Context: an optimization exercise on an open-source flow, tuned for small area and a short achievable clock period. The choices shown serve that exercise and are no tape-out recipe. Only simulation tests tie the RTL to the original design; equivalence was not proved. Not every run is shown, and edits may drop behaviour that the tests do not exercise.

Figure 1. I/O pins on the die edge (run 1).
Scale bar: 100 um. Pins as bars across the die edge, other pins in gray.
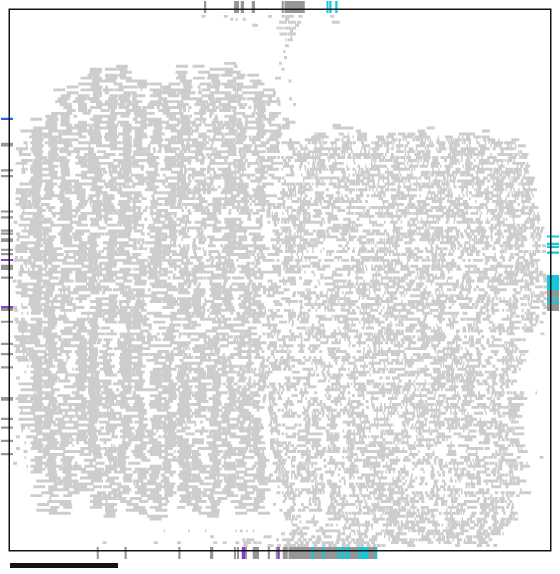
Figure 2. Selected gate families (run 1).
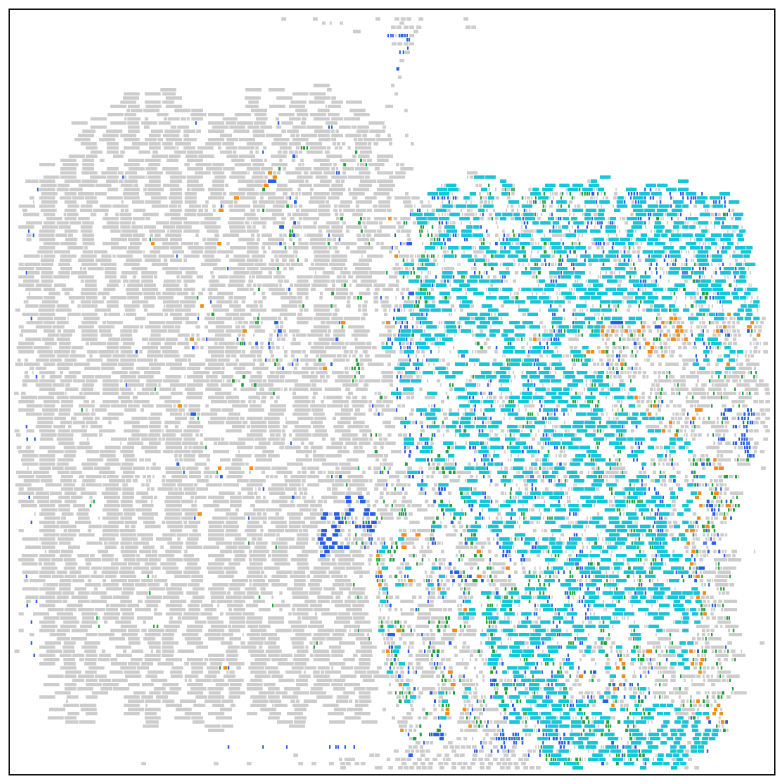
Figure 3. The worst timing path (run 1).
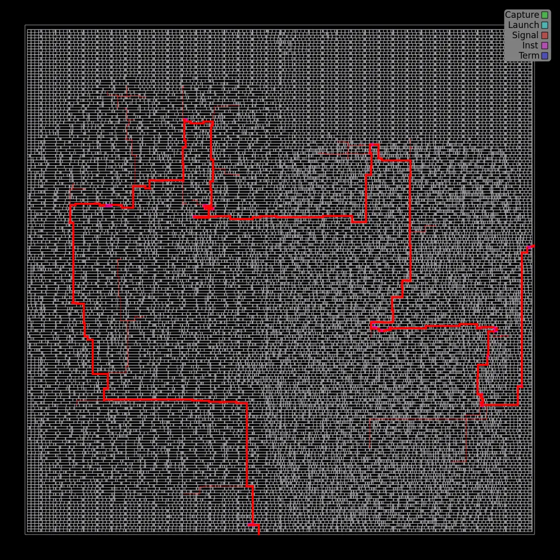
File: design/flow/config.mk
export PLATFORM = sky130hd
export DESIGN_NAME = mips
export DESIGN_NICKNAME = mips
export VERILOG_FILES = /design/flow/design.v
export SDC_FILE = /design/flow/constraint.sdc
export NUM_CORES = 4
export LEC_CHECK = 0
export CAP_MARGIN = 20
export CORE_MARGIN = 2
export CORE_UTILIZATION = 40
export SLEW_MARGIN = 20
File: design/flow/constraint.sdc
create_clock -name core_clock -period 12.0 [get_ports {clk}]
set_input_delay 2.4000 -clock core_clock [delete_from_list [all_inputs] [get_ports {clk}]]
set_output_delay 2.4000 -clock core_clock [all_outputs]
set_load 0.01 [all_outputs]
File: design/flow/design.v
module maindec(
	input	[ 5:0]	op,
	output			memtoreg, memwrite, branch, alusrc, regdst, regwrite, jump,
	output	[ 1:0]	aluop,
	output			mulORreg, pcORreg, hilo, dstOR31, jr, wehi, welo,
	input [5:0] funct);
	reg 	[ 15:0]	controls;
	assign {regwrite, regdst, alusrc, branch, memwrite, memtoreg, jump, aluop, 
				mulORreg, pcORreg, hilo, dstOR31, jr, wehi, welo} = controls;
	always @(*)
		case(op)
			6'b000000: begin
						  case(funct)
								6'b011001: controls <= 16'b0000000000000011;  
								6'b010010: controls <= 16'b1100000001010000;  
								6'b010000: controls <= 16'b1100000001000000;  
								6'b001000: controls <= 16'b0000000000000100;  
								default:	controls <=   16'b1100000100000000;    
						  endcase
						  end
			6'b100011: controls <= 16'b1010010000000000;  
			6'b101011: controls <= 16'b0010100000000000;  
			6'b000100: controls <= 16'b0001000010000000;  
			6'b001000: controls <= 16'b1010000000000000;  
			6'b000010: controls <= 16'b0000001000000000;  
			6'b000011: controls <= 16'b1000001000101000;  
			default:   controls <= 16'bxxxxxxxxxxxxxxxx;  
		endcase
endmodule
module aludec(
	input		[5:0]	funct,
	input		[1:0]	aluop,
	output reg	[2:0]	alucontrol );
	always @(*)
		case(aluop)
			2'b00: alucontrol <= 3'b010;   
			2'b01: alucontrol <= 3'b110;   
			default: case(funct)           
				6'b100000: alucontrol <= 3'b010;  
				6'b100010: alucontrol <= 3'b110;  
				6'b100100: alucontrol <= 3'b000;  
				6'b100101: alucontrol <= 3'b001;  
				6'b101010: alucontrol <= 3'b111;  
				default:   alucontrol <= 3'bxxx;  
			endcase
		endcase
endmodule
module alu(
	input		[31:0]	a, b, 
	input		[ 2:0]	alucont, 
	output reg	[31:0]	result,
	output			zero );
	wire	[31:0]	b2, sum, slt;
	assign b2 = alucont[2] ? ~b:b; 
	assign sum = a + b2 + alucont[2];
	assign slt = sum[31];
	always@(*)
		case(alucont[1:0])
			2'b00: result <= a & b;
			2'b01: result <= a | b;
			2'b10: result <= sum;
			2'b11: result <= slt;
		endcase
	assign zero = (result == 32'b0);
endmodule
module multiplier(
   input [31:0] a, b,
	output [63:0] c);
	assign c = a * b;
endmodule
module adder(
	input	[31:0]	a, b,
	output	[31:0]	y );
	assign y = a + b;
endmodule
module sl2(
	input	[31:0]	a,
	output	[31:0]	y );
	assign y = {a[29:0], 2'b00};
endmodule
module signext(
	input	[15:0]	a,
	output	[31:0]	y );
	assign y = {{16{a[15]}}, a};
endmodule
module Dreg(
   input clk, reset, we,
	input [31:0] d,
	output reg [31:0] q
);
	always@(posedge clk, posedge reset)
		if(reset) q <= 32'b0;
		else 
				if(we) q <= d;
				else q <= q;
endmodule
module flopr #(parameter WIDTH = 8) (
	input					clk, reset,
	input		[WIDTH-1:0]	d, 
	output reg	[WIDTH-1:0]	q);
	always @(posedge clk, posedge reset)
		if (reset) q <= 0;
		else       q <= d;
endmodule
module mux2 #(parameter WIDTH = 8) (
	input	[WIDTH-1:0]	d0, d1, 
	input				s, 
	output	[WIDTH-1:0]	y );
	assign y = s ? d1 : d0; 
endmodule
module regfile(	
	input			clk, 
	input			we3, 
	input 	[ 4:0]	ra1, ra2, wa3, 
	input	[31:0] 	wd3, 
	output 	[31:0] 	rd1, rd2,
	input	[ 4:0] 	ra4,
	output 	[31:0] 	rd4);
	reg		[31:0]	rf[31:0];
    always @(posedge clk)
        if (we3)
			if (~ wa3[4])
				rf[{0,wa3[3:0]}] <= wd3;
			else
				rf[{1,wa3[3:0]}] <= wd3;
	assign rd1 = (ra1 != 0) ? rf[ra1[4:0]] : 0;
	assign rd2 = (ra2 != 0) ? rf[ra2[4:0]] : 0;
	assign rd4 = (ra4 != 0) ? rf[ra4[4:0]] : 0;
endmodule
module controller(
	input	[5:0]	op, funct,
	input			zero,
	output			memtoreg, memwrite, pcsrc, alusrc, regdst, regwrite, jump,
	output	[2:0]	alucontrol,
	output			mulORreg, pcORreg, hilo, dstOR31, jr, wehi, welo);
	wire	[1:0]	aluop;
	wire			branch;
	maindec	md(op, memtoreg, memwrite, branch, alusrc, regdst, regwrite, jump, aluop,
					mulORreg, pcORreg, hilo, dstOR31, jr, wehi, welo, funct);
	aludec	ad(funct, aluop, alucontrol);
	assign pcsrc = branch & zero;
endmodule
module datapath(
	input			clk, reset, memtoreg, pcsrc, alusrc, regdst, regwrite, jump,
	input	[2:0]	alucontrol,
	output			zero,
	output	[31:0]	pc,
	input	[31:0]	instr,
	output	[31:0]	aluout, writedata,
	input	[31:0]	readdata,
	input	[ 4:0]	dispSel,
	output	[31:0]	dispDat,
	input mulORreg, pcORreg, hilo, dstOR31, jr, wehi, welo);
	wire [4:0]  writereg, writereg_result;
	wire [31:0] pcnext, pcnextbr, pcplus4, pcbranch, signimm, signimmsh, srca, srcb, memtoreg_result;
	wire[63:0] product;
	wire [31:0] outHi, outLo, outHiLo, mulORreg_result, pcORreg_result, jrmux_result;
	flopr #(32) pcreg(clk, reset, jrmux_result, pc);
	adder       pcadd1(pc, 32'b100, pcplus4);
	sl2         immsh(signimm, signimmsh);
	adder       pcadd2(pcplus4, signimmsh, pcbranch);
	mux2 #(32)  pcbrmux(pcplus4, pcbranch, pcsrc, pcnextbr);
	mux2 #(32)  pcmux(pcnextbr, {pcplus4[31:28], instr[25:0], 2'b00}, jump, pcnext);
	mux2 #(32)  JRmux(pcnext, srca, jr, jrmux_result);
	regfile		rf(clk, regwrite, instr[25:21], instr[20:16], writereg, pcORreg_result, srca, writedata, dispSel, dispDat);
	mux2 #(5)	wrmux(instr[20:16], instr[15:11], regdst, writereg_result);
	mux2 #(5)	dst31Mux(writereg_result, 5'd31, dstOR31, writereg);
	mux2 #(32)	resmux(aluout, readdata, memtoreg, memtoreg_result);
	mux2 #(32) mulregMux(memtoreg_result, outHiLo, mulORreg, mulORreg_result);
	mux2 #(32) PCregMux(mulORreg_result, pcplus4, pcORreg, pcORreg_result);
	signext		se(instr[15:0], signimm);
	mux2 #(32)	srcbmux(writedata, signimm, alusrc, srcb);
	alu			alu(srca, srcb, alucontrol, aluout, zero);
	multiplier mul(srca, srcb, product);
	Dreg dhi(clk, reset, wehi, product[63:32], outHi);
	Dreg dlo(clk, reset, welo, product[31:0], outLo);
	mux2 #(32) HiLomux(outHi, outLo, hilo, outHiLo);
endmodule
module mips(
	input        	clk, reset,
	output	[31:0]	pc,
	input 	[31:0]	instr,
	output			memwrite,
	output	[31:0]	aluout, writedata,
	input 	[31:0]	readdata,
	input	[ 4:0]	dispSel,
	output	[31:0]	dispDat );
	wire 			memtoreg, pcsrc, zero, alusrc, regdst, regwrite, jump;
	wire	[2:0] 	alucontrol;
	wire			mulORreg, pcORreg, hilo, dstOR31, jr, wehi, welo;
	controller c(instr[31:26], instr[5:0], zero,
				memtoreg, memwrite, pcsrc,
				alusrc, regdst, regwrite, jump,
				alucontrol,
				mulORreg, pcORreg, hilo, dstOR31, jr, wehi, welo);
	datapath dp(clk, reset, memtoreg, pcsrc,
				alusrc, regdst, regwrite, jump,
				alucontrol, zero, pc, instr, aluout, 
				writedata, readdata, dispSel, dispDat,
				mulORreg, pcORreg, hilo, dstOR31, jr, wehi, welo);
endmodule
File: design/flow/run.sh
#!/bin/bash
# synth_recipe.tcl (not shown) runs the flow's synth.tcl, then flattens the netlist and writes it again
# the make line also repeats each setting of config.mk as NAME=value (left out here)
make -C /OpenROAD-flow-scripts/flow DESIGN_CONFIG=/design/flow/config.mk WORK_HOME=/design/flow/orfs CLKGATE_MAP_FILE= SYNTH_SCRIPT=/design/flow/synth_recipe.tcl finish
==> impl_metrics.csv, run 1 <==
group,metric,value,unit
grt,antenna_found_initial,7,
clock_network,cts_tree,"done",
worst_setup_path,end_kind,"primary output",
die,ios,200,
timing,finalSetupViolations,0,
timing,fin_skew,0.0772,ns
yosys,synth_seq_cells,1120,
timing,slew_headroom,0.110,
worst_setup_path,worst_path_most_repeated_cell,"buf_4",
cells_and_area,nMultiInputCombCells,5227,
clock_network,cts_root_buf,"clkbuf_16",
die,initial_utilization,0.403,
yosys,yosysMostFrequentCell,"inv_1",
cells_and_area,dominant_cells,"multi-input combinational cells",
min_path,hold_path.startpoint,"dp.dhi.q[1]",
cells_and_area,regArea,0.0332,sq mm
yosys,ys.flop_type,"edfxtp_1",
worst_setup_path,crit_type,"input pin to primary output",
yosys,netlist_instances,7931,
worst_setup_path,cpPeakStageDelay,0.71,ns
place,gp_congestion,1.03,
worst_setup_path,crit_end,"aluout[19]",
timing,slew_viol_final,0,
clock_network,insertion_delay,0.84,ns
cells_and_area,multi_input_area,0.0596,sq mm
outcome,status,"finished clean",
cells_and_area,nets,10000,
grt,overflow,0,
yosys,synth_nets,9225,
yosys,netlist_area,0.0982,sq mm
worst_setup_path,crit_path_start,"instr[21]",
yosys,synthArstFlopShare,0.0857,
die,core_area,0.244,sq mm
Notes on Figure 1 above:
color	port	pins	direction	edge
blue	clk	1	input	west
cyan	aluout	32	output	16 east, 13 south, 3 north
purple	dispSel	5	input	3 south, 2 west

Notes on Figure 2 above:
color	family	cells
blue	NOR gates	956
cyan	adder and majority cells	1247
green	NAND gates	813
orange	AND-OR and OR-AND gates	125
Finished Layout Cells: 12000
commonest non-fill, non-tap cell in the layout: inv_1
fraction of area in multi-input gates: 0.515

Notes on Figure 3 above:
Setup Total Neg Slack: 0 ns
utilization after layout: 0.475
Worst Slack Setup Final: 0.221 ns
Final min period: 11.78 ns

## run 1: logic make-up after synthesis
logic type / synth area share
mux: 0.220
flops: 0.337
xor+xnor: 0.0145
buf+inv: 0.0639
simple gates: 0.0859
fa+ha+maj: 0.227
compound gates: 0.0511
## run 1: cell usage in the layout, fill, tap and decap left out, types with 42 or more instances in the layout
cell type and n:
clkbuf_16 119, inv_1 1035, a21oi_1 210, dfrtp_1 96, mux2i_1 216, nand2_1 583, nand2b_1 101, a22oi_1 84
nand3_1 92, mux4_2 832, clkdlybuf4s50_1 183, fa_1 898, xnor2_1 110, a21o_1 58, or2_2 42, edfxtp_1 1024
nor2_1 733, o21ai_0 140, nor3_1 115, ha_1 325, xor2_1 53, buf_12 118, mux2_2 53, buf_4 893
## run 1: what timing repair did
action                                  CTS  global route
endpoints found under the setup margin    1            12
buffers inserted                          0             4
pin swaps                                 0             1
hold buffers                              0             0
resized for setup                         1            18
## run 1: routing by layer
metal,vias up,share of wire,GRT usage
li1,29700,-,-
met1,38300,0.35,0.395
met2,5012,0.45,0.491
met3,1141,0.12,0.0818
met4,6,0.084,0.217
met5,-,0.00013,0
Figure 4. Cell placement (run 1).
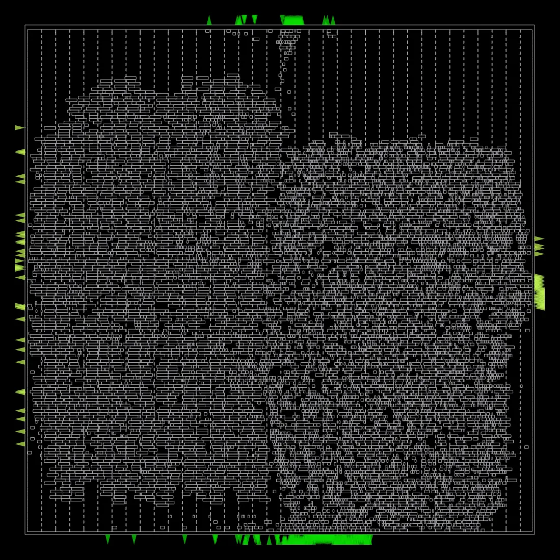

## Run 2: large edit since run 1, in outline
design/flow/design.v: 201 -> 2455 lines; modules unchanged: 0
  mips: edited, 23 -> 91 lines
  mbooth: new, 2364 lines
  removed: maindec, aludec, alu, multiplier, adder, sl2, signext, Dreg, flopr, mux2, regfile, controller, datapath
==> module mips as of run 2 <==
module mips(
	input			clk, reset,
	output	[31:0]	pc,
	input	[31:0]	instr,
	output			memwrite,
	output	[31:0]	aluout, writedata,
	input	[31:0]	readdata,
	input	[ 4:0]	dispSel,
	output	[31:0]	dispDat );
	wire [5:0] op    = instr[31:26];
	wire [5:0] funct = instr[5:0];
	wire i_mem   = op[5];                  
	wire i_sw    = op[5] &  op[3];
	wire i_lw    = op[5] & ~op[3];
	wire i_addi  = ~op[5] & op[3];
	wire i_beq   = ~op[5] & op[2];
	wire i_jmp   = ~op[5] & op[1];         
	wire i_jal   = ~op[5] & op[1] & op[0];
	wire i_r     = ~op[5] & ~op[3] & ~op[2] & ~op[1];
	wire r_alu   = funct[5];
	wire r_md    = ~funct[5] & funct[4];   
	wire r_multu = r_md & funct[0];
	wire r_mflo  = r_md & ~funct[0] & funct[1];
	wire r_mfhi  = r_md & ~funct[0] & ~funct[1];
	wire r_jr    = ~funct[5] & ~funct[4];
	wire multu = i_r & r_multu;
	wire jr    = i_r & r_jr;
	assign memwrite = i_sw;
	wire [4:0]  ra1 = instr[25:21];
	wire [4:0]  ra2 = instr[20:16];
	wire [4:0]  wa  = i_jal ? 5'd31 : (i_r ? instr[15:11] : instr[20:16]);
	wire        we  = i_jal | i_lw | i_addi | (i_r & (r_alu | (r_md & ~funct[0])));
	wire [31:0] wd;
	wire [31:0] r [0:31];
	assign r[0] = 32'b0;
	genvar gi;
	generate
		for (gi = 1; gi < 32; gi = gi + 1) begin : R
			reg [31:0] q;
			always @(posedge clk)
				if (we && wa == gi) q <= wd;
			assign r[gi] = q;
		end
	endgenerate
	wire [31:0] rs = r[ra1];
	wire [31:0] rt = r[ra2];
	assign writedata = rt;
	assign dispDat   = r[dispSel];
	wire [31:0] signimm = {{16{instr[15]}}, instr[15:0]};
	wire [31:0] addr = rs + signimm;
	assign aluout = addr;
	wire        sub  = funct[1];
	wire [31:0] rsum = rs + (sub ? ~rt : rt) + sub;
	reg [31:0] alures;
	always @(*)
		if (~i_r)
			alures = addr;
		else if (funct[2])
			alures = funct[0] ? (rs | rt) : (rs & rt);
		else if (funct[3])
			alures = {31'b0, rsum[31]};
		else
			alures = rsum;
	reg  [31:0] mA, mB;
	wire [63:0] mt, mu;
	mbooth mul(mA, mB, mt, mu);
	wire [63:0] prod = mt + mu;
	always @(posedge clk, posedge reset)
		if (reset) begin
			mA <= 32'b0;
			mB <= 32'b0;
		end else if (multu) begin
			mA <= rs;
			mB <= rt;
		end
	reg  [31:0] pcr;
	assign pc = pcr;
	wire [31:0] pcplus4  = pcr + 32'd4;
	wire [31:0] pcbranch = pcplus4 + {signimm[29:0], 2'b00};
	wire        eq = (rs == rt);
	wire [31:0] pcnext = jr ? rs :
	                     i_jmp ? {pcplus4[31:28], instr[25:0], 2'b00} :
	                     (i_beq & eq) ? pcbranch : pcplus4;
	always @(posedge clk, posedge reset)
		if (reset) pcr <= 32'b0;
		else       pcr <= pcnext;
	assign wd = i_jal ? pcplus4 :
	            i_lw  ? readdata :
	            (i_r & r_md) ? (funct[1] ? prod[31:0] : prod[63:32]) :
	            alures;
endmodule
--- a/design/flow/config.mk
+++ b/design/flow/config.mk
@@ -9,3 +9,5 @@
 export CORE_MARGIN = 2
 export CORE_UTILIZATION = 40
+export PLACE_DENSITY = 0.45
+export SETUP_SLACK_MARGIN = 3
 export SLEW_MARGIN = 20
Figure 5. Cell placement (run 2).
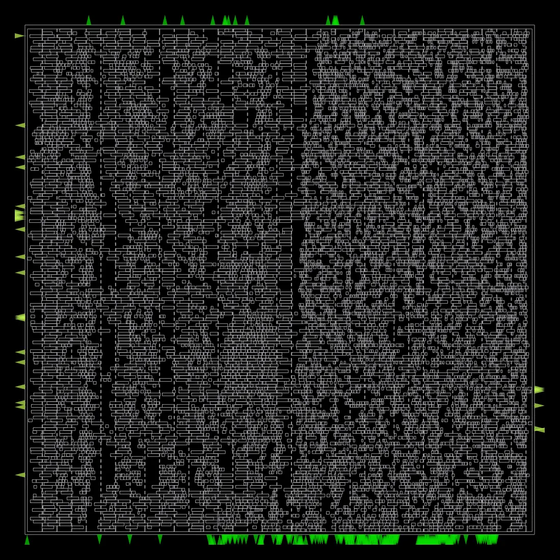
num tapcells: 2992
FFs & Latches: 1088
CORE AREA: 0.225 sq mm
Finished Layout Cells: 13300

Figure 6. I/O pins on the die edge (run 2).
Scale bar: 100 um. Pins as bars across the die edge, other pins in gray.
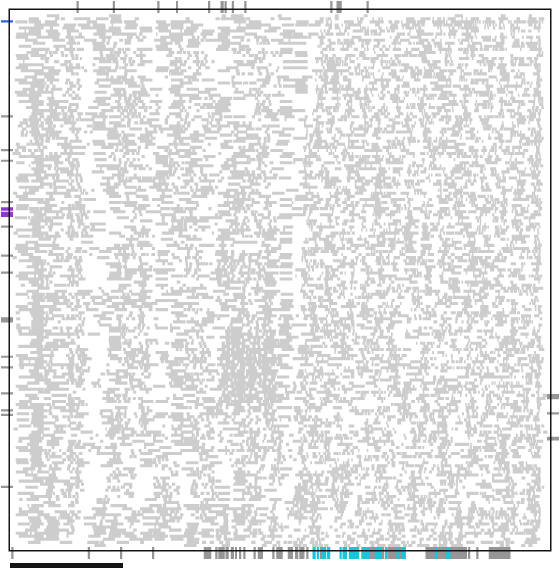
color	port	pins	direction	edge
blue	clk	1	input	west
purple	dispSel	5	input	west
cyan	aluout	32	output	south
all pins by edge	156 south, 22 west, 16 north, 6 east

Figure 7. Clock network drawn from the DEF (run 2).
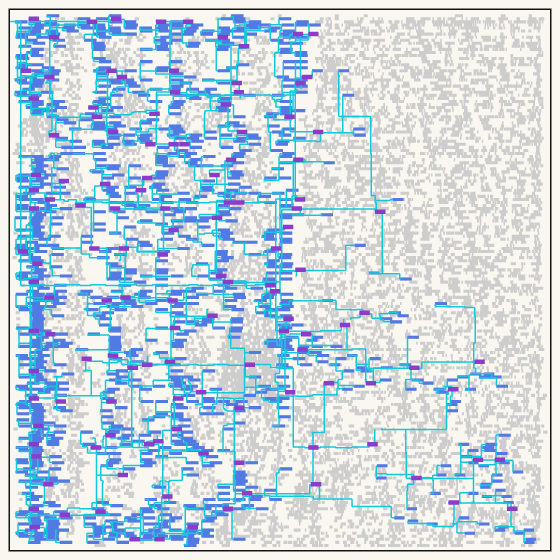
[blue] flip-flops | count: 1088
[cyan] clock wires | length: 16900 um
[purple] cells driving clock nets | count: 130
routed clock nets	131
worst skew pair latency: 0.88 ns
skew final: 0.0780 ns

==> impl_metrics.csv, run 2 <==
group,metric,value,unit
worst_setup_path,crit_type,"input pin to primary output",
worst_setup_path,cpPeakStageDelay,0.41,ns
clock_network,cts_resized,411,
yosys,synth_top_family_by_area,"compound AO/OA/AOI/OAI gates",
yosys,synth_seq_cells,1088,
clock_network,cts_root_buf,"clkbuf_16",
timing,fin_ws,2.55,ns
clock_network,cts_tree,"done",
yosys,synthMuxAreaShare,0.00652,
yosys,synth_nets,10700,
yosys,synth_simple_gate_area_share,0.126,
timing,slew_headroom,0.113,
die,initial_utilization,0.403,
yosys,synth-xor-area-share,0.0219,
timing,finalSetupViolations,0,
outcome,status,"finished clean",
timing,slew_viol_final,0,
yosys,netlist_area,0.0905,sq mm
yosys,netlist_instances,9925,
grt,gr-usage-met3,0.220,
detailed_routing,top_layer,"met5",
cells_and_area,nets,10900,
grt,busiest_layer,"met2",
cells_and_area,mostFrequentLayoutCells,"1147 x nand2_1, 992 x edfxtp_1, 953 x a22oi_1",
yosys,yosysMostFrequentCell,"nand2_1",
worst_setup_path,end_kind,"primary output",
detailed_routing,drt-met1-wl,204000,um
clock_network,post-cts-setup-buffers,198,
worst_setup_path,crit_end,"aluout[29]",
die,ios,200,
clock_network,cts.hold.buffers_added,0,
grt,antenna_found_initial,44,
yosys,synthArstFlopShare,0.0882,
timing,fin_crit,9.45,ns
detailed_routing,wl_met3,87000,um
yosys,synth_compound_area_frac,0.277,
[run 2: changes by cell type after synthesis, sizes merged, moves of 153 or more]
cell	delta
inv	-392
nor2	-197
a22o	+300
clkbuf	+475
a22oi	+870
mux2i	-177
mux4	-832
fa	-440
o21ai	+364
a21oi	+463
nand2	+582
a221oi	+504
nand3	+153
[run 2: cell families after synthesis]
| family | Yosys count |
|---|---|
| AO/OA/AOI/OAI | 3568 |
| XOR/XNOR | 226 |
| adder cells (fa/ha/maj) | 776 |
| buffers and inverters | 1649 |
| flip-flops | 1088 |
| multiplexers | 58 |
| AND/OR/NAND/NOR | 2560 |
[run 2: final cells by class]
type	instances	area, sq um
fill	21000	117000
multi-input combinational	7203	54800
sequential	1088	32300
timing repair buffer	1058	10300
tap	2992	3740
clock buffer	157	3390
inverter	655	2470
clock inverter	81	1080
antenna	50	125
Figure 8. Placement density heat map (run 2).
24 x 24 tiles, from black (low) to pale yellow (high), 0 to 100% covered.
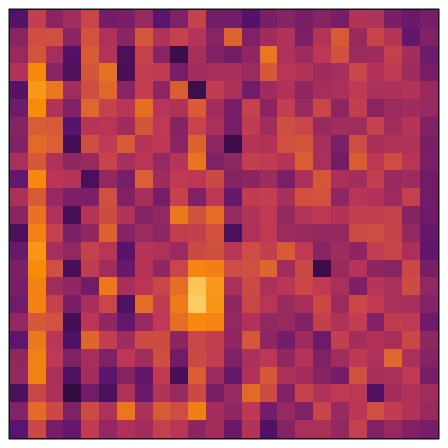

==> run 3: changes to the inputs <==
--- a/design/flow/config.mk
+++ b/design/flow/config.mk
@@ -12,2 +12,3 @@
 export SETUP_SLACK_MARGIN = 3
 export SLEW_MARGIN = 20
+export TNS_END_PERCENT = 0
Figure 9. Placement density heat map (run 3).
24 x 24 tiles, from black (low) to pale yellow (high), 0 to 100% covered.
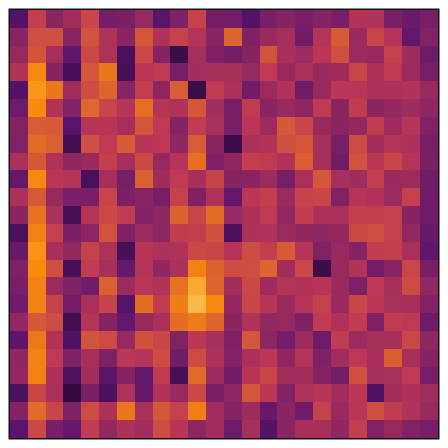
fullest tile	85%
tiles over 75% full	0.70%
mean over tiles	45%

Figure 10. Clock network drawn from the DEF (run 3).
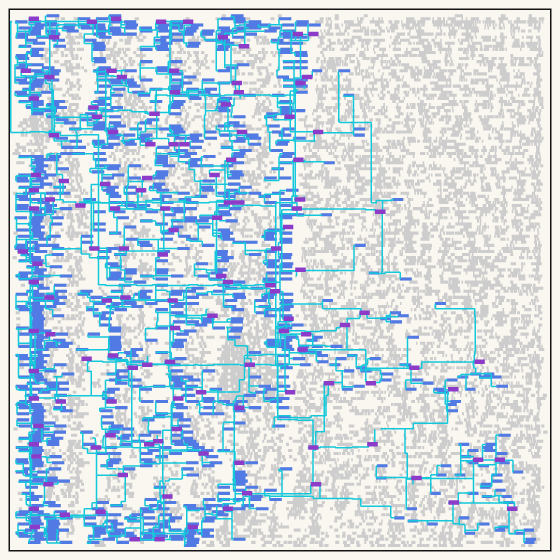
[blue] flip-flops | count: 1088
[cyan] clock wires | length: 16800 um
[purple] cells driving clock nets | count: 130
routed clock nets	131

==> impl_metrics.csv, run 3 <==
group,metric,value,unit
clock_network,insertion_delay,0.89,ns
worst_setup_path,crit_type,"input pin to primary output",
worst_setup_path,crit_end,"writedata[14]",
yosys,netlist_instances,9925,
cells_and_area,nClkBuffers,157,
die,initial_utilization,0.403,
yosys,netlist_area,0.0905,sq mm
timing,fin_ws,2.42,ns
cells_and_area,multi_input_area,0.0543,sq mm
cells_and_area,clock_area_frac,0.0419,
timing,fin_crit,9.58,ns
cells_and_area,seq-cell-share,0.303,
cells_and_area,inverters,655,
yosys,synth_nets,10700,
cells_and_area,fill_cells,21100,
cells_and_area,nets,10900,
worst_setup_path,cpPeakStageDelay,1.03,ns
cells_and_area,regArea,0.0323,sq mm
outcome,status,"finished clean",
die,core_area,0.225,sq mm
clock_network,cts_tree,"done",
die,well_tap_count,2992,
die,ios,200,
cells_and_area,multi_input_area_share,0.509,
timing,slew_headroom,0.116,
yosys,yosysMostFrequentCell,"nand2_1",
timing,slew_viol_final,0,
yosys,synthArstFlopShare,0.0882,
cells_and_area,bufAreaShareNonClock,0.0877,
timing,finalSetupViolations,0,
worst_setup_path,end_kind,"primary output",
cells_and_area,nMultiInputCombCells,7195,
clock_network,cts.hold.buffers_added,0,
timing,fin_skew,0.0777,ns
cells_and_area,antenna_cells,46,
grt,antenna_found_initial,50,
clock_network,cts_resized,294,
Figure 11. I/O pins on the die edge (run 3).
Scale bar: 100 um. Pins as bars across the die edge, other pins in gray.
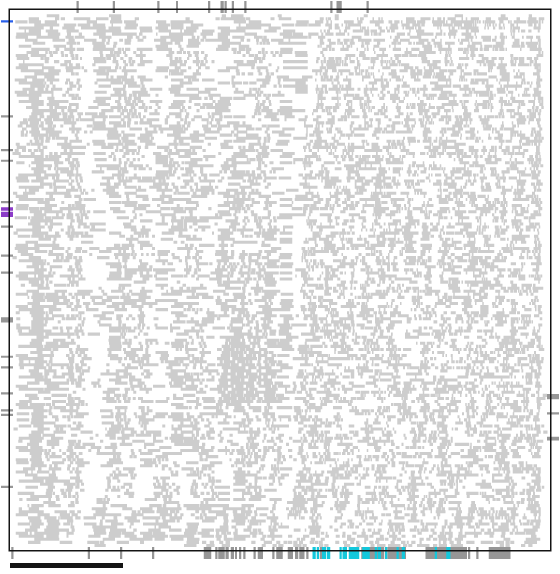
Die Y: 480 um
Chip Width: 480 um
IO Port Bufs: 198

-- run 3: routing by layer --
| metal | vias to the layer above | routed length, um | global-route usage |
|---|---|---|---|
| li1 | 37600 | - | - |
| met1 | 48500 | 202000 | 0.581 |
| met2 | 9772 | 247000 | 0.723 |
| met3 | 3338 | 86300 | 0.217 |
| met4 | 60 | 66900 | 0.421 |
| met5 | - | 1110 | 0.0174 |
-- run 3: how the worst min path moves through the flow --
stage                     slack, ns  cells past startpoint    from     end
after global placement         0.59                      2  pcr[1]  pcr[1]
after detailed placement       0.59                      2  pcr[1]  pcr[1]
final                          0.60                      2  pcr[1]  pcr[1]
after floorplan                0.54                      2  mB[12]  mB[12]
after CTS                      0.60                      2  pcr[1]  pcr[1]
after global routing           0.64                      2  pcr[0]  pcr[0]
-- run 3: cells by family after synthesis --
| family | synth area share |
|---|---|
| AO/OA/AOI/OAI | 0.277 |
| AND/OR/NAND/NOR | 0.126 |
| buffers and inverters | 0.0687 |
| flip-flops | 0.356 |
| adder cells (fa/ha/maj) | 0.144 |
| XOR/XNOR | 0.0219 |
| multiplexers | 0.00652 |
Figure 12. The worst timing path (run 3).
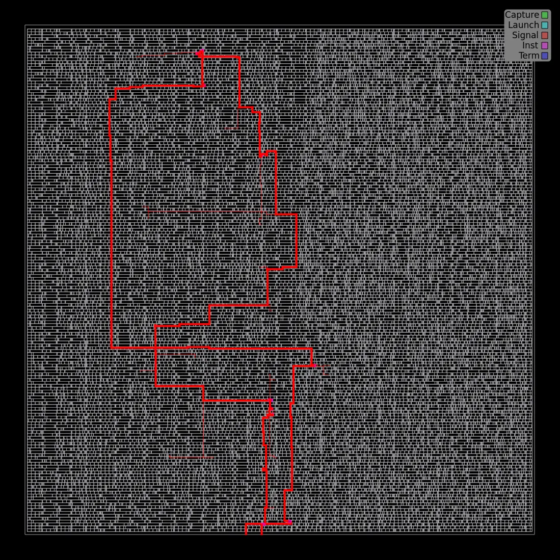

==> run 4: changes to the inputs <==
--- a/design/flow/config.mk
+++ b/design/flow/config.mk
@@ -6,9 +6,9 @@
 export NUM_CORES = 4
 export LEC_CHECK = 0
-export CAP_MARGIN = 20
+export CAP_MARGIN = 10
 export CORE_MARGIN = 2
 export CORE_UTILIZATION = 40
 export PLACE_DENSITY = 0.45
 export SETUP_SLACK_MARGIN = 3
-export SLEW_MARGIN = 20
+export SLEW_MARGIN = 10
 export TNS_END_PERCENT = 0
Figure 13. The worst timing path (run 4).
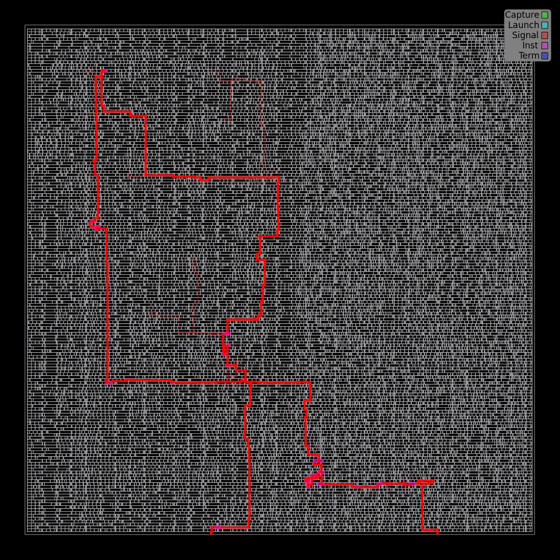
Worst Slack Setup Final: 2.52 ns
Finished Layout Cells: 13200
Final min period: 9.48 ns
utilization after layout: 0.475

Figure 14. I/O pins on the die edge (run 4).
Scale bar: 100 um. Pins as bars across the die edge, other pins in gray.
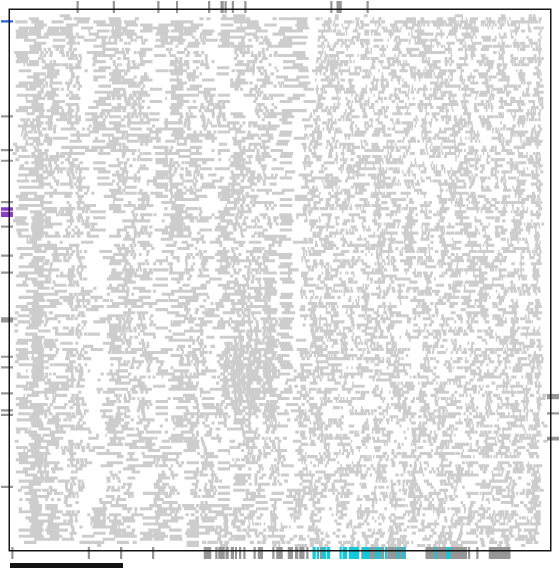
color	port	pins	direction	edge
purple	dispSel	5	input	west
blue	clk	1	input	west
cyan	aluout	32	output	south
all pins by edge	156 south, 22 west, 16 north, 6 east

==> impl_metrics.csv, run 4 <==
group,metric,value,unit
yosys,netlist_area,0.0905,sq mm
timing,finalSetupViolations,0,
yosys,yosysMostFrequentCell,"nand2_1",
clock_network,cts_resized,357,
worst_setup_path,end_kind,"primary output",
worst_setup_path,r2r_setup_slack,2.73,ns
clock_network,cts_tree,"done",
yosys,netlist_instances,9925,
yosys,synthMuxAreaShare,0.00652,
grt,antenna_found_initial,47,
timing,slew_headroom,-0.00247,
grt,grt_pass1_wl,800000,um
die,core_area,0.225,sq mm
die,ios,200,
die,fp-row-count,174,
min_path,min_to,"pcr[1]",
die,fp.dieH,480,um
timing,fin_skew,0.0657,ns
clock_network,insertion_delay,0.88,ns
clock_network,cts.hold.buffers_added,0,
detailed_routing,viasPerCell,7.51,
min_path,whs_path_depth,2,
place,gp_congestion,1.05,
outcome,status,"finished with violations",
run,drv_cap,1,
place,post-place-ws,0.374,ns
yosys,synth_top_family_by_area,"compound AO/OA/AOI/OAI gates",
cells_and_area,final_common_cell,"nand2_1",
yosys,synth-xor-area-share,0.0219,
min_path,hold_path.startpoint,"pcr[1]",
detailed_routing,vias,99300,
worst_setup_path,crit_type,"input pin to primary output",
timing,slew_viol_final,17,
yosys,yosysSeqAreaShare,0.356,
grt,grt_pass1_vias,90600,
timing,min_period_over_period,0.790,
worst_setup_path,cpPeakStageDelay,0.47,ns
yosys,synth_nets,10700,
yosys,synthArstFlopShare,0.0882,
yosys,synthAdderAreaFrac,0.144,
yosys,synth_simple_gate_area_share,0.126,
worst_setup_path,arrival,7.08,ns
yosys,synth_cell_types,90,
yosys,synth_edf_count,992,
worst_setup_path,path_buf_inv,7,
yosys,synth_compound_area_frac,0.277,
cells_and_area,nets,10900,
outcome,violations,"max-capacitance violations, max-slew violations",
place,portBuffers,198,
die,die_w,480,um
Figure 15. Placement density heat map (run 4).
24 x 24 tiles, from black (low) to pale yellow (high), 0 to 100% covered.
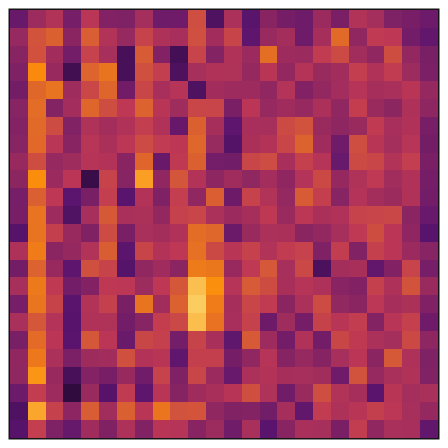
fullest tile	89%
tiles over 75% full	1.4%
mean over tiles	45%
starting density of the core: 0.403

==> run 4: cell counts after synthesis <==
Identical to the previous run, type by type.
==> run 4: routing by layer <==
metal  share of wire  vias up  track usage  routed length (um)
li1                -    37600            -                   -
met1            0.33    48600        0.585              201000
met2            0.41     9874        0.727              246000
met3            0.14     3243        0.213               87000
met4            0.11       34        0.422               66900
met5          0.0010        -       0.0120                 629
==> run 4: worst max-delay path by stage <==
stage / to / cells after the start
after global routing: aluout[31] / 25
final: aluout[28] / 24
after CTS: aluout[28] / 23
after floorplan: aluout[29] / 21
after detailed placement: aluout[28] / 22
after global placement: aluout[28] / 22
==> run 4: cell type report <==
cell class	count	area, sq um
Fill cell	21200	118000
Multi-Input combinational cell	7195	54400
Sequential cell	1088	32300
Timing Repair Buffer	1000	9460
Tap cell	2992	3740
Clock buffer	151	3340
Inverter	655	2470
Clock inverter	84	1070
Antenna cell	55	138
Figure 16. Clock network drawn from the DEF (run 4).
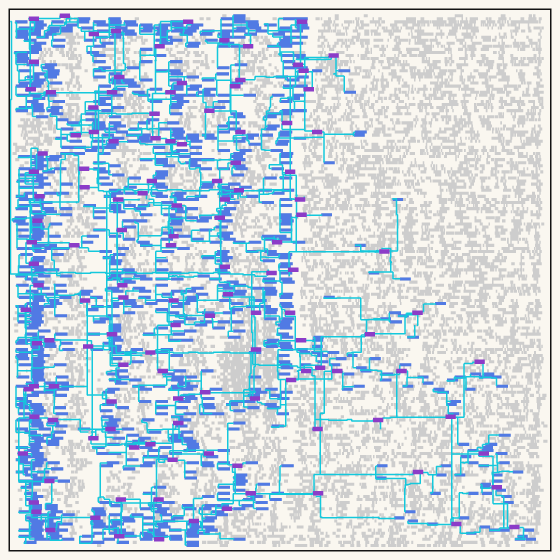

==> run 5: changes to the inputs <==
--- a/design/flow/design.v
+++ b/design/flow/design.v
@@ -48,18 +48,16 @@
 	assign dispDat   = r[dispSel];
 	wire [31:0] signimm = {{16{instr[15]}}, instr[15:0]};
-	wire [31:0] addr = rs + signimm;
-	assign aluout = addr;
-	wire        sub  = funct[1];
-	wire [31:0] rsum = rs + (sub ? ~rt : rt) + sub;
+	wire        sub  = i_r & funct[1];
+	wire [31:0] srcb = i_r ? rt : signimm;
+	wire [31:0] sum  = rs + (sub ? ~srcb : srcb) + sub;
+	assign aluout = sum;
 	reg [31:0] alures;
 	always @(*)
-		if (~i_r)
-			alures = addr;
-		else if (funct[2])
+		if (funct[2] & i_r)
 			alures = funct[0] ? (rs | rt) : (rs & rt);
-		else if (funct[3])
-			alures = {31'b0, rsum[31]};
+		else if (funct[3] & i_r)
+			alures = {31'b0, sum[31]};
 		else
-			alures = rsum;
+			alures = sum;
 	reg  [31:0] mA, mB;
 	wire [63:0] mt, mu;
--- a/design/flow/config.mk
+++ b/design/flow/config.mk
@@ -6,9 +6,9 @@
 export NUM_CORES = 4
 export LEC_CHECK = 0
-export CAP_MARGIN = 10
+export CAP_MARGIN = 20
 export CORE_MARGIN = 2
 export CORE_UTILIZATION = 40
 export PLACE_DENSITY = 0.45
 export SETUP_SLACK_MARGIN = 3
-export SLEW_MARGIN = 10
+export SLEW_MARGIN = 20
 export TNS_END_PERCENT = 0
Figure 17. Clock network drawn from the DEF (run 5).
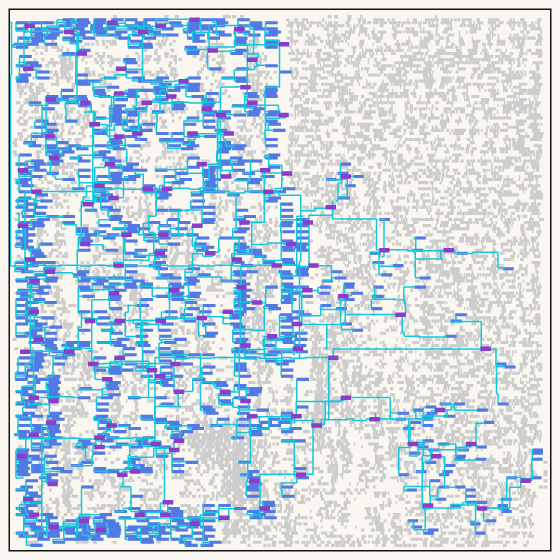
worst skew pair latency: 0.85 ns
skew final: 0.0511 ns

Figure 18. I/O pins on the die edge (run 5).
Scale bar: 100 um. Pins as bars across the die edge, other pins in gray.
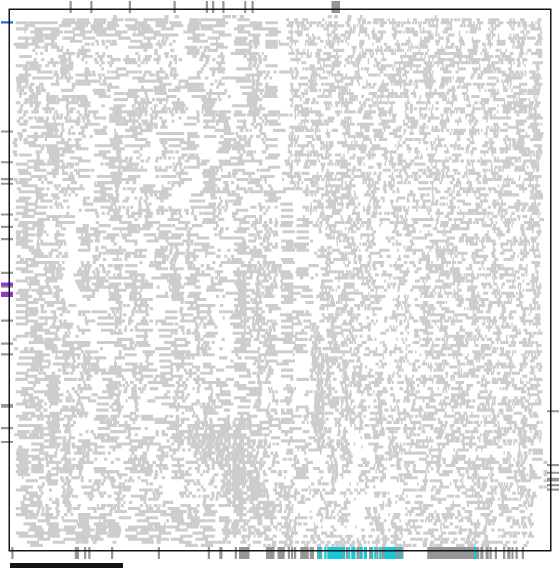
color	port	pins	direction	edge
blue	clk	1	input	west
cyan	aluout	32	output	south
purple	dispSel	5	input	west
Chip Width: 478 um
Die Y: 478 um

==> impl_metrics.csv, run 5 <==
group,metric,value,unit
cells_and_area,stdcell_count,13200,
grt,grt_use_met2,0.729,
timing,slew_viol_final,0,
die,core_area,0.223,sq mm
detailed_routing,viasPerCell,7.54,
worst_setup_path,path_buf_inv,7,
clock_network,cts_tree,"done",
worst_setup_path,r2r_setup_slack,2.33,ns
grt,gr-usage-met3,0.213,
timing,slew_headroom,0.132,
run,drv_cap,0,
grt,antenna_found_initial,48,
yosys,synthArstFlopShare,0.0882,
worst_setup_path,cp_num_cells,22,
outcome,status,"finished clean",
min_path,hold_path.startpoint,"mA[9]",
worst_setup_path,arrival,7.29,ns
yosys,yosysSeqAreaShare,0.359,
worst_setup_path,crit_type,"input pin to primary output",
place,post-place-ws,0.568,ns
detailed_routing,vias,99100,
yosys,synth_nets,10600,
grt,grt_pass1_wl,797000,um
yosys,synth_cell_types,89,
die,fp-row-count,173,
yosys,netlist_instances,9811,
Figure 19. The worst timing path (run 5).
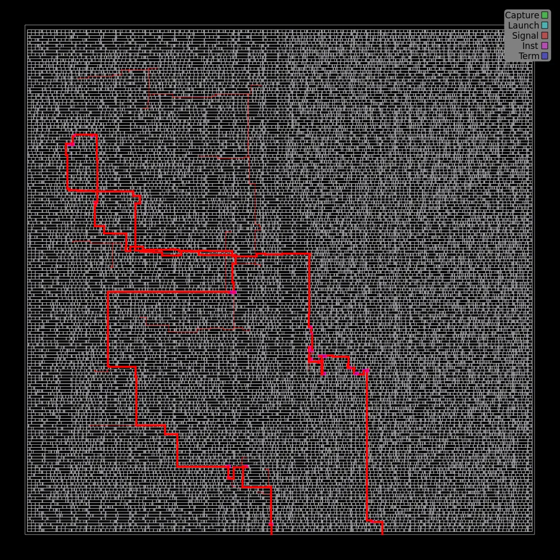
Worst Slack Setup Final: 2.31 ns
Final min period: 9.69 ns

-- run 5: cell count changes after synthesis, sizes merged, moves of 19 or more --
cell    before   now
inv        653   673
a211oi      43    68
a22oi      960   916
mux2i       50    83
nand2b      38    19
nand2     1167  1127
and3        34    15
xnor2      140   115
ha         276   245
o21ai      530   497
a21oi      715   685
-- run 5: repair_timing --
action | CTS | global route
resized for setup | 366 | 70
pin swaps | 132 | 58
gates cloned | 6 | 4
hold buffers | 0 | 0
setup endpoints to repair | 1029 | 867
setup buffers | 261 | 23
-- run 5: logic make-up (layout without fill, tap and decap cells) --
kind of cell	Yosys count	after routing	share of synthesized area
AND/OR/NAND/NOR	2526	2529	0.126
multiplexers	90	90	0.0102
adder cells (fa/ha/maj)	744	744	0.141
AO/OA/AOI/OAI	3498	3499	0.275
XOR/XNOR	189	189	0.0184
buffers and inverters	1676	1986	0.0705
flip-flops	1088	1088	0.359
other	0	54	0
-- run 5: final cells by class --
type                            count  area, sq um
Timing Repair Buffer             1069         9950
Inverter                          674         2540
Multi-Input combinational cell   7051        53600
Tap cell                         2975         3720
Antenna cell                       54          135
Clock buffer                      152         3500
Sequential cell                  1088        32300
Clock inverter                     91         1070
Fill cell                       20900       116000

==> port drivers added, routing unchanged <==
The flow's constraints put no driver on any port. The routed layouts listed below were extracted and timed again, unchanged, in two steps. Step 1: set_driving_cell puts a clkbuf_16 on clk and a buf_2 on each other input, an assumption about the parent block. Step 2, shift: input delay + t, output delay - t, t = (earliest + latest rising clock arrival at the registers) / 2. This alone moves slack from input paths to output paths. a / b / c = ideal / step 1 / step 2; a / b = the first two.
| run | t, ns | slack for setup (ns) | hold WS [ns] | clock arrival spread, ns | slew at the worst register clock pin (ns) |
|---|---|---|---|---|---|
| run 1 | 0.895 | 0.221 / 0.152 / -0.564 | 0.473 / 0.473 / 0.473 | 0.078 / 0.077 | 0.07 / 0.07 |
| run 2 | 0.952 | 2.552 / 2.419 / 2.193 | 0.609 / 0.609 / 0.609 | 0.078 / 0.078 | 0.09 / 0.09 |
| run 3 | 0.950 | 2.419 / 2.396 / 1.844 | 0.597 / 0.597 / 0.597 | 0.078 / 0.078 | 0.09 / 0.09 |
| run 4 | 0.949 | 2.524 / 2.470 / 1.738 | 0.606 / 0.606 / 0.606 | 0.065 / 0.066 | 0.07 / 0.07 |
| run 5 | 0.924 | 2.307 / 2.274 / 2.274 | 0.534 / 0.534 / 0.534 | 0.051 / 0.051 | 0.07 / 0.07 |
Met with ideal ports but missed after step 2: setup timing in run 1. For run 4, which loses most, drivers alone change the setup slack by -0.054 ns; drivers and shift together by -0.786 ns.
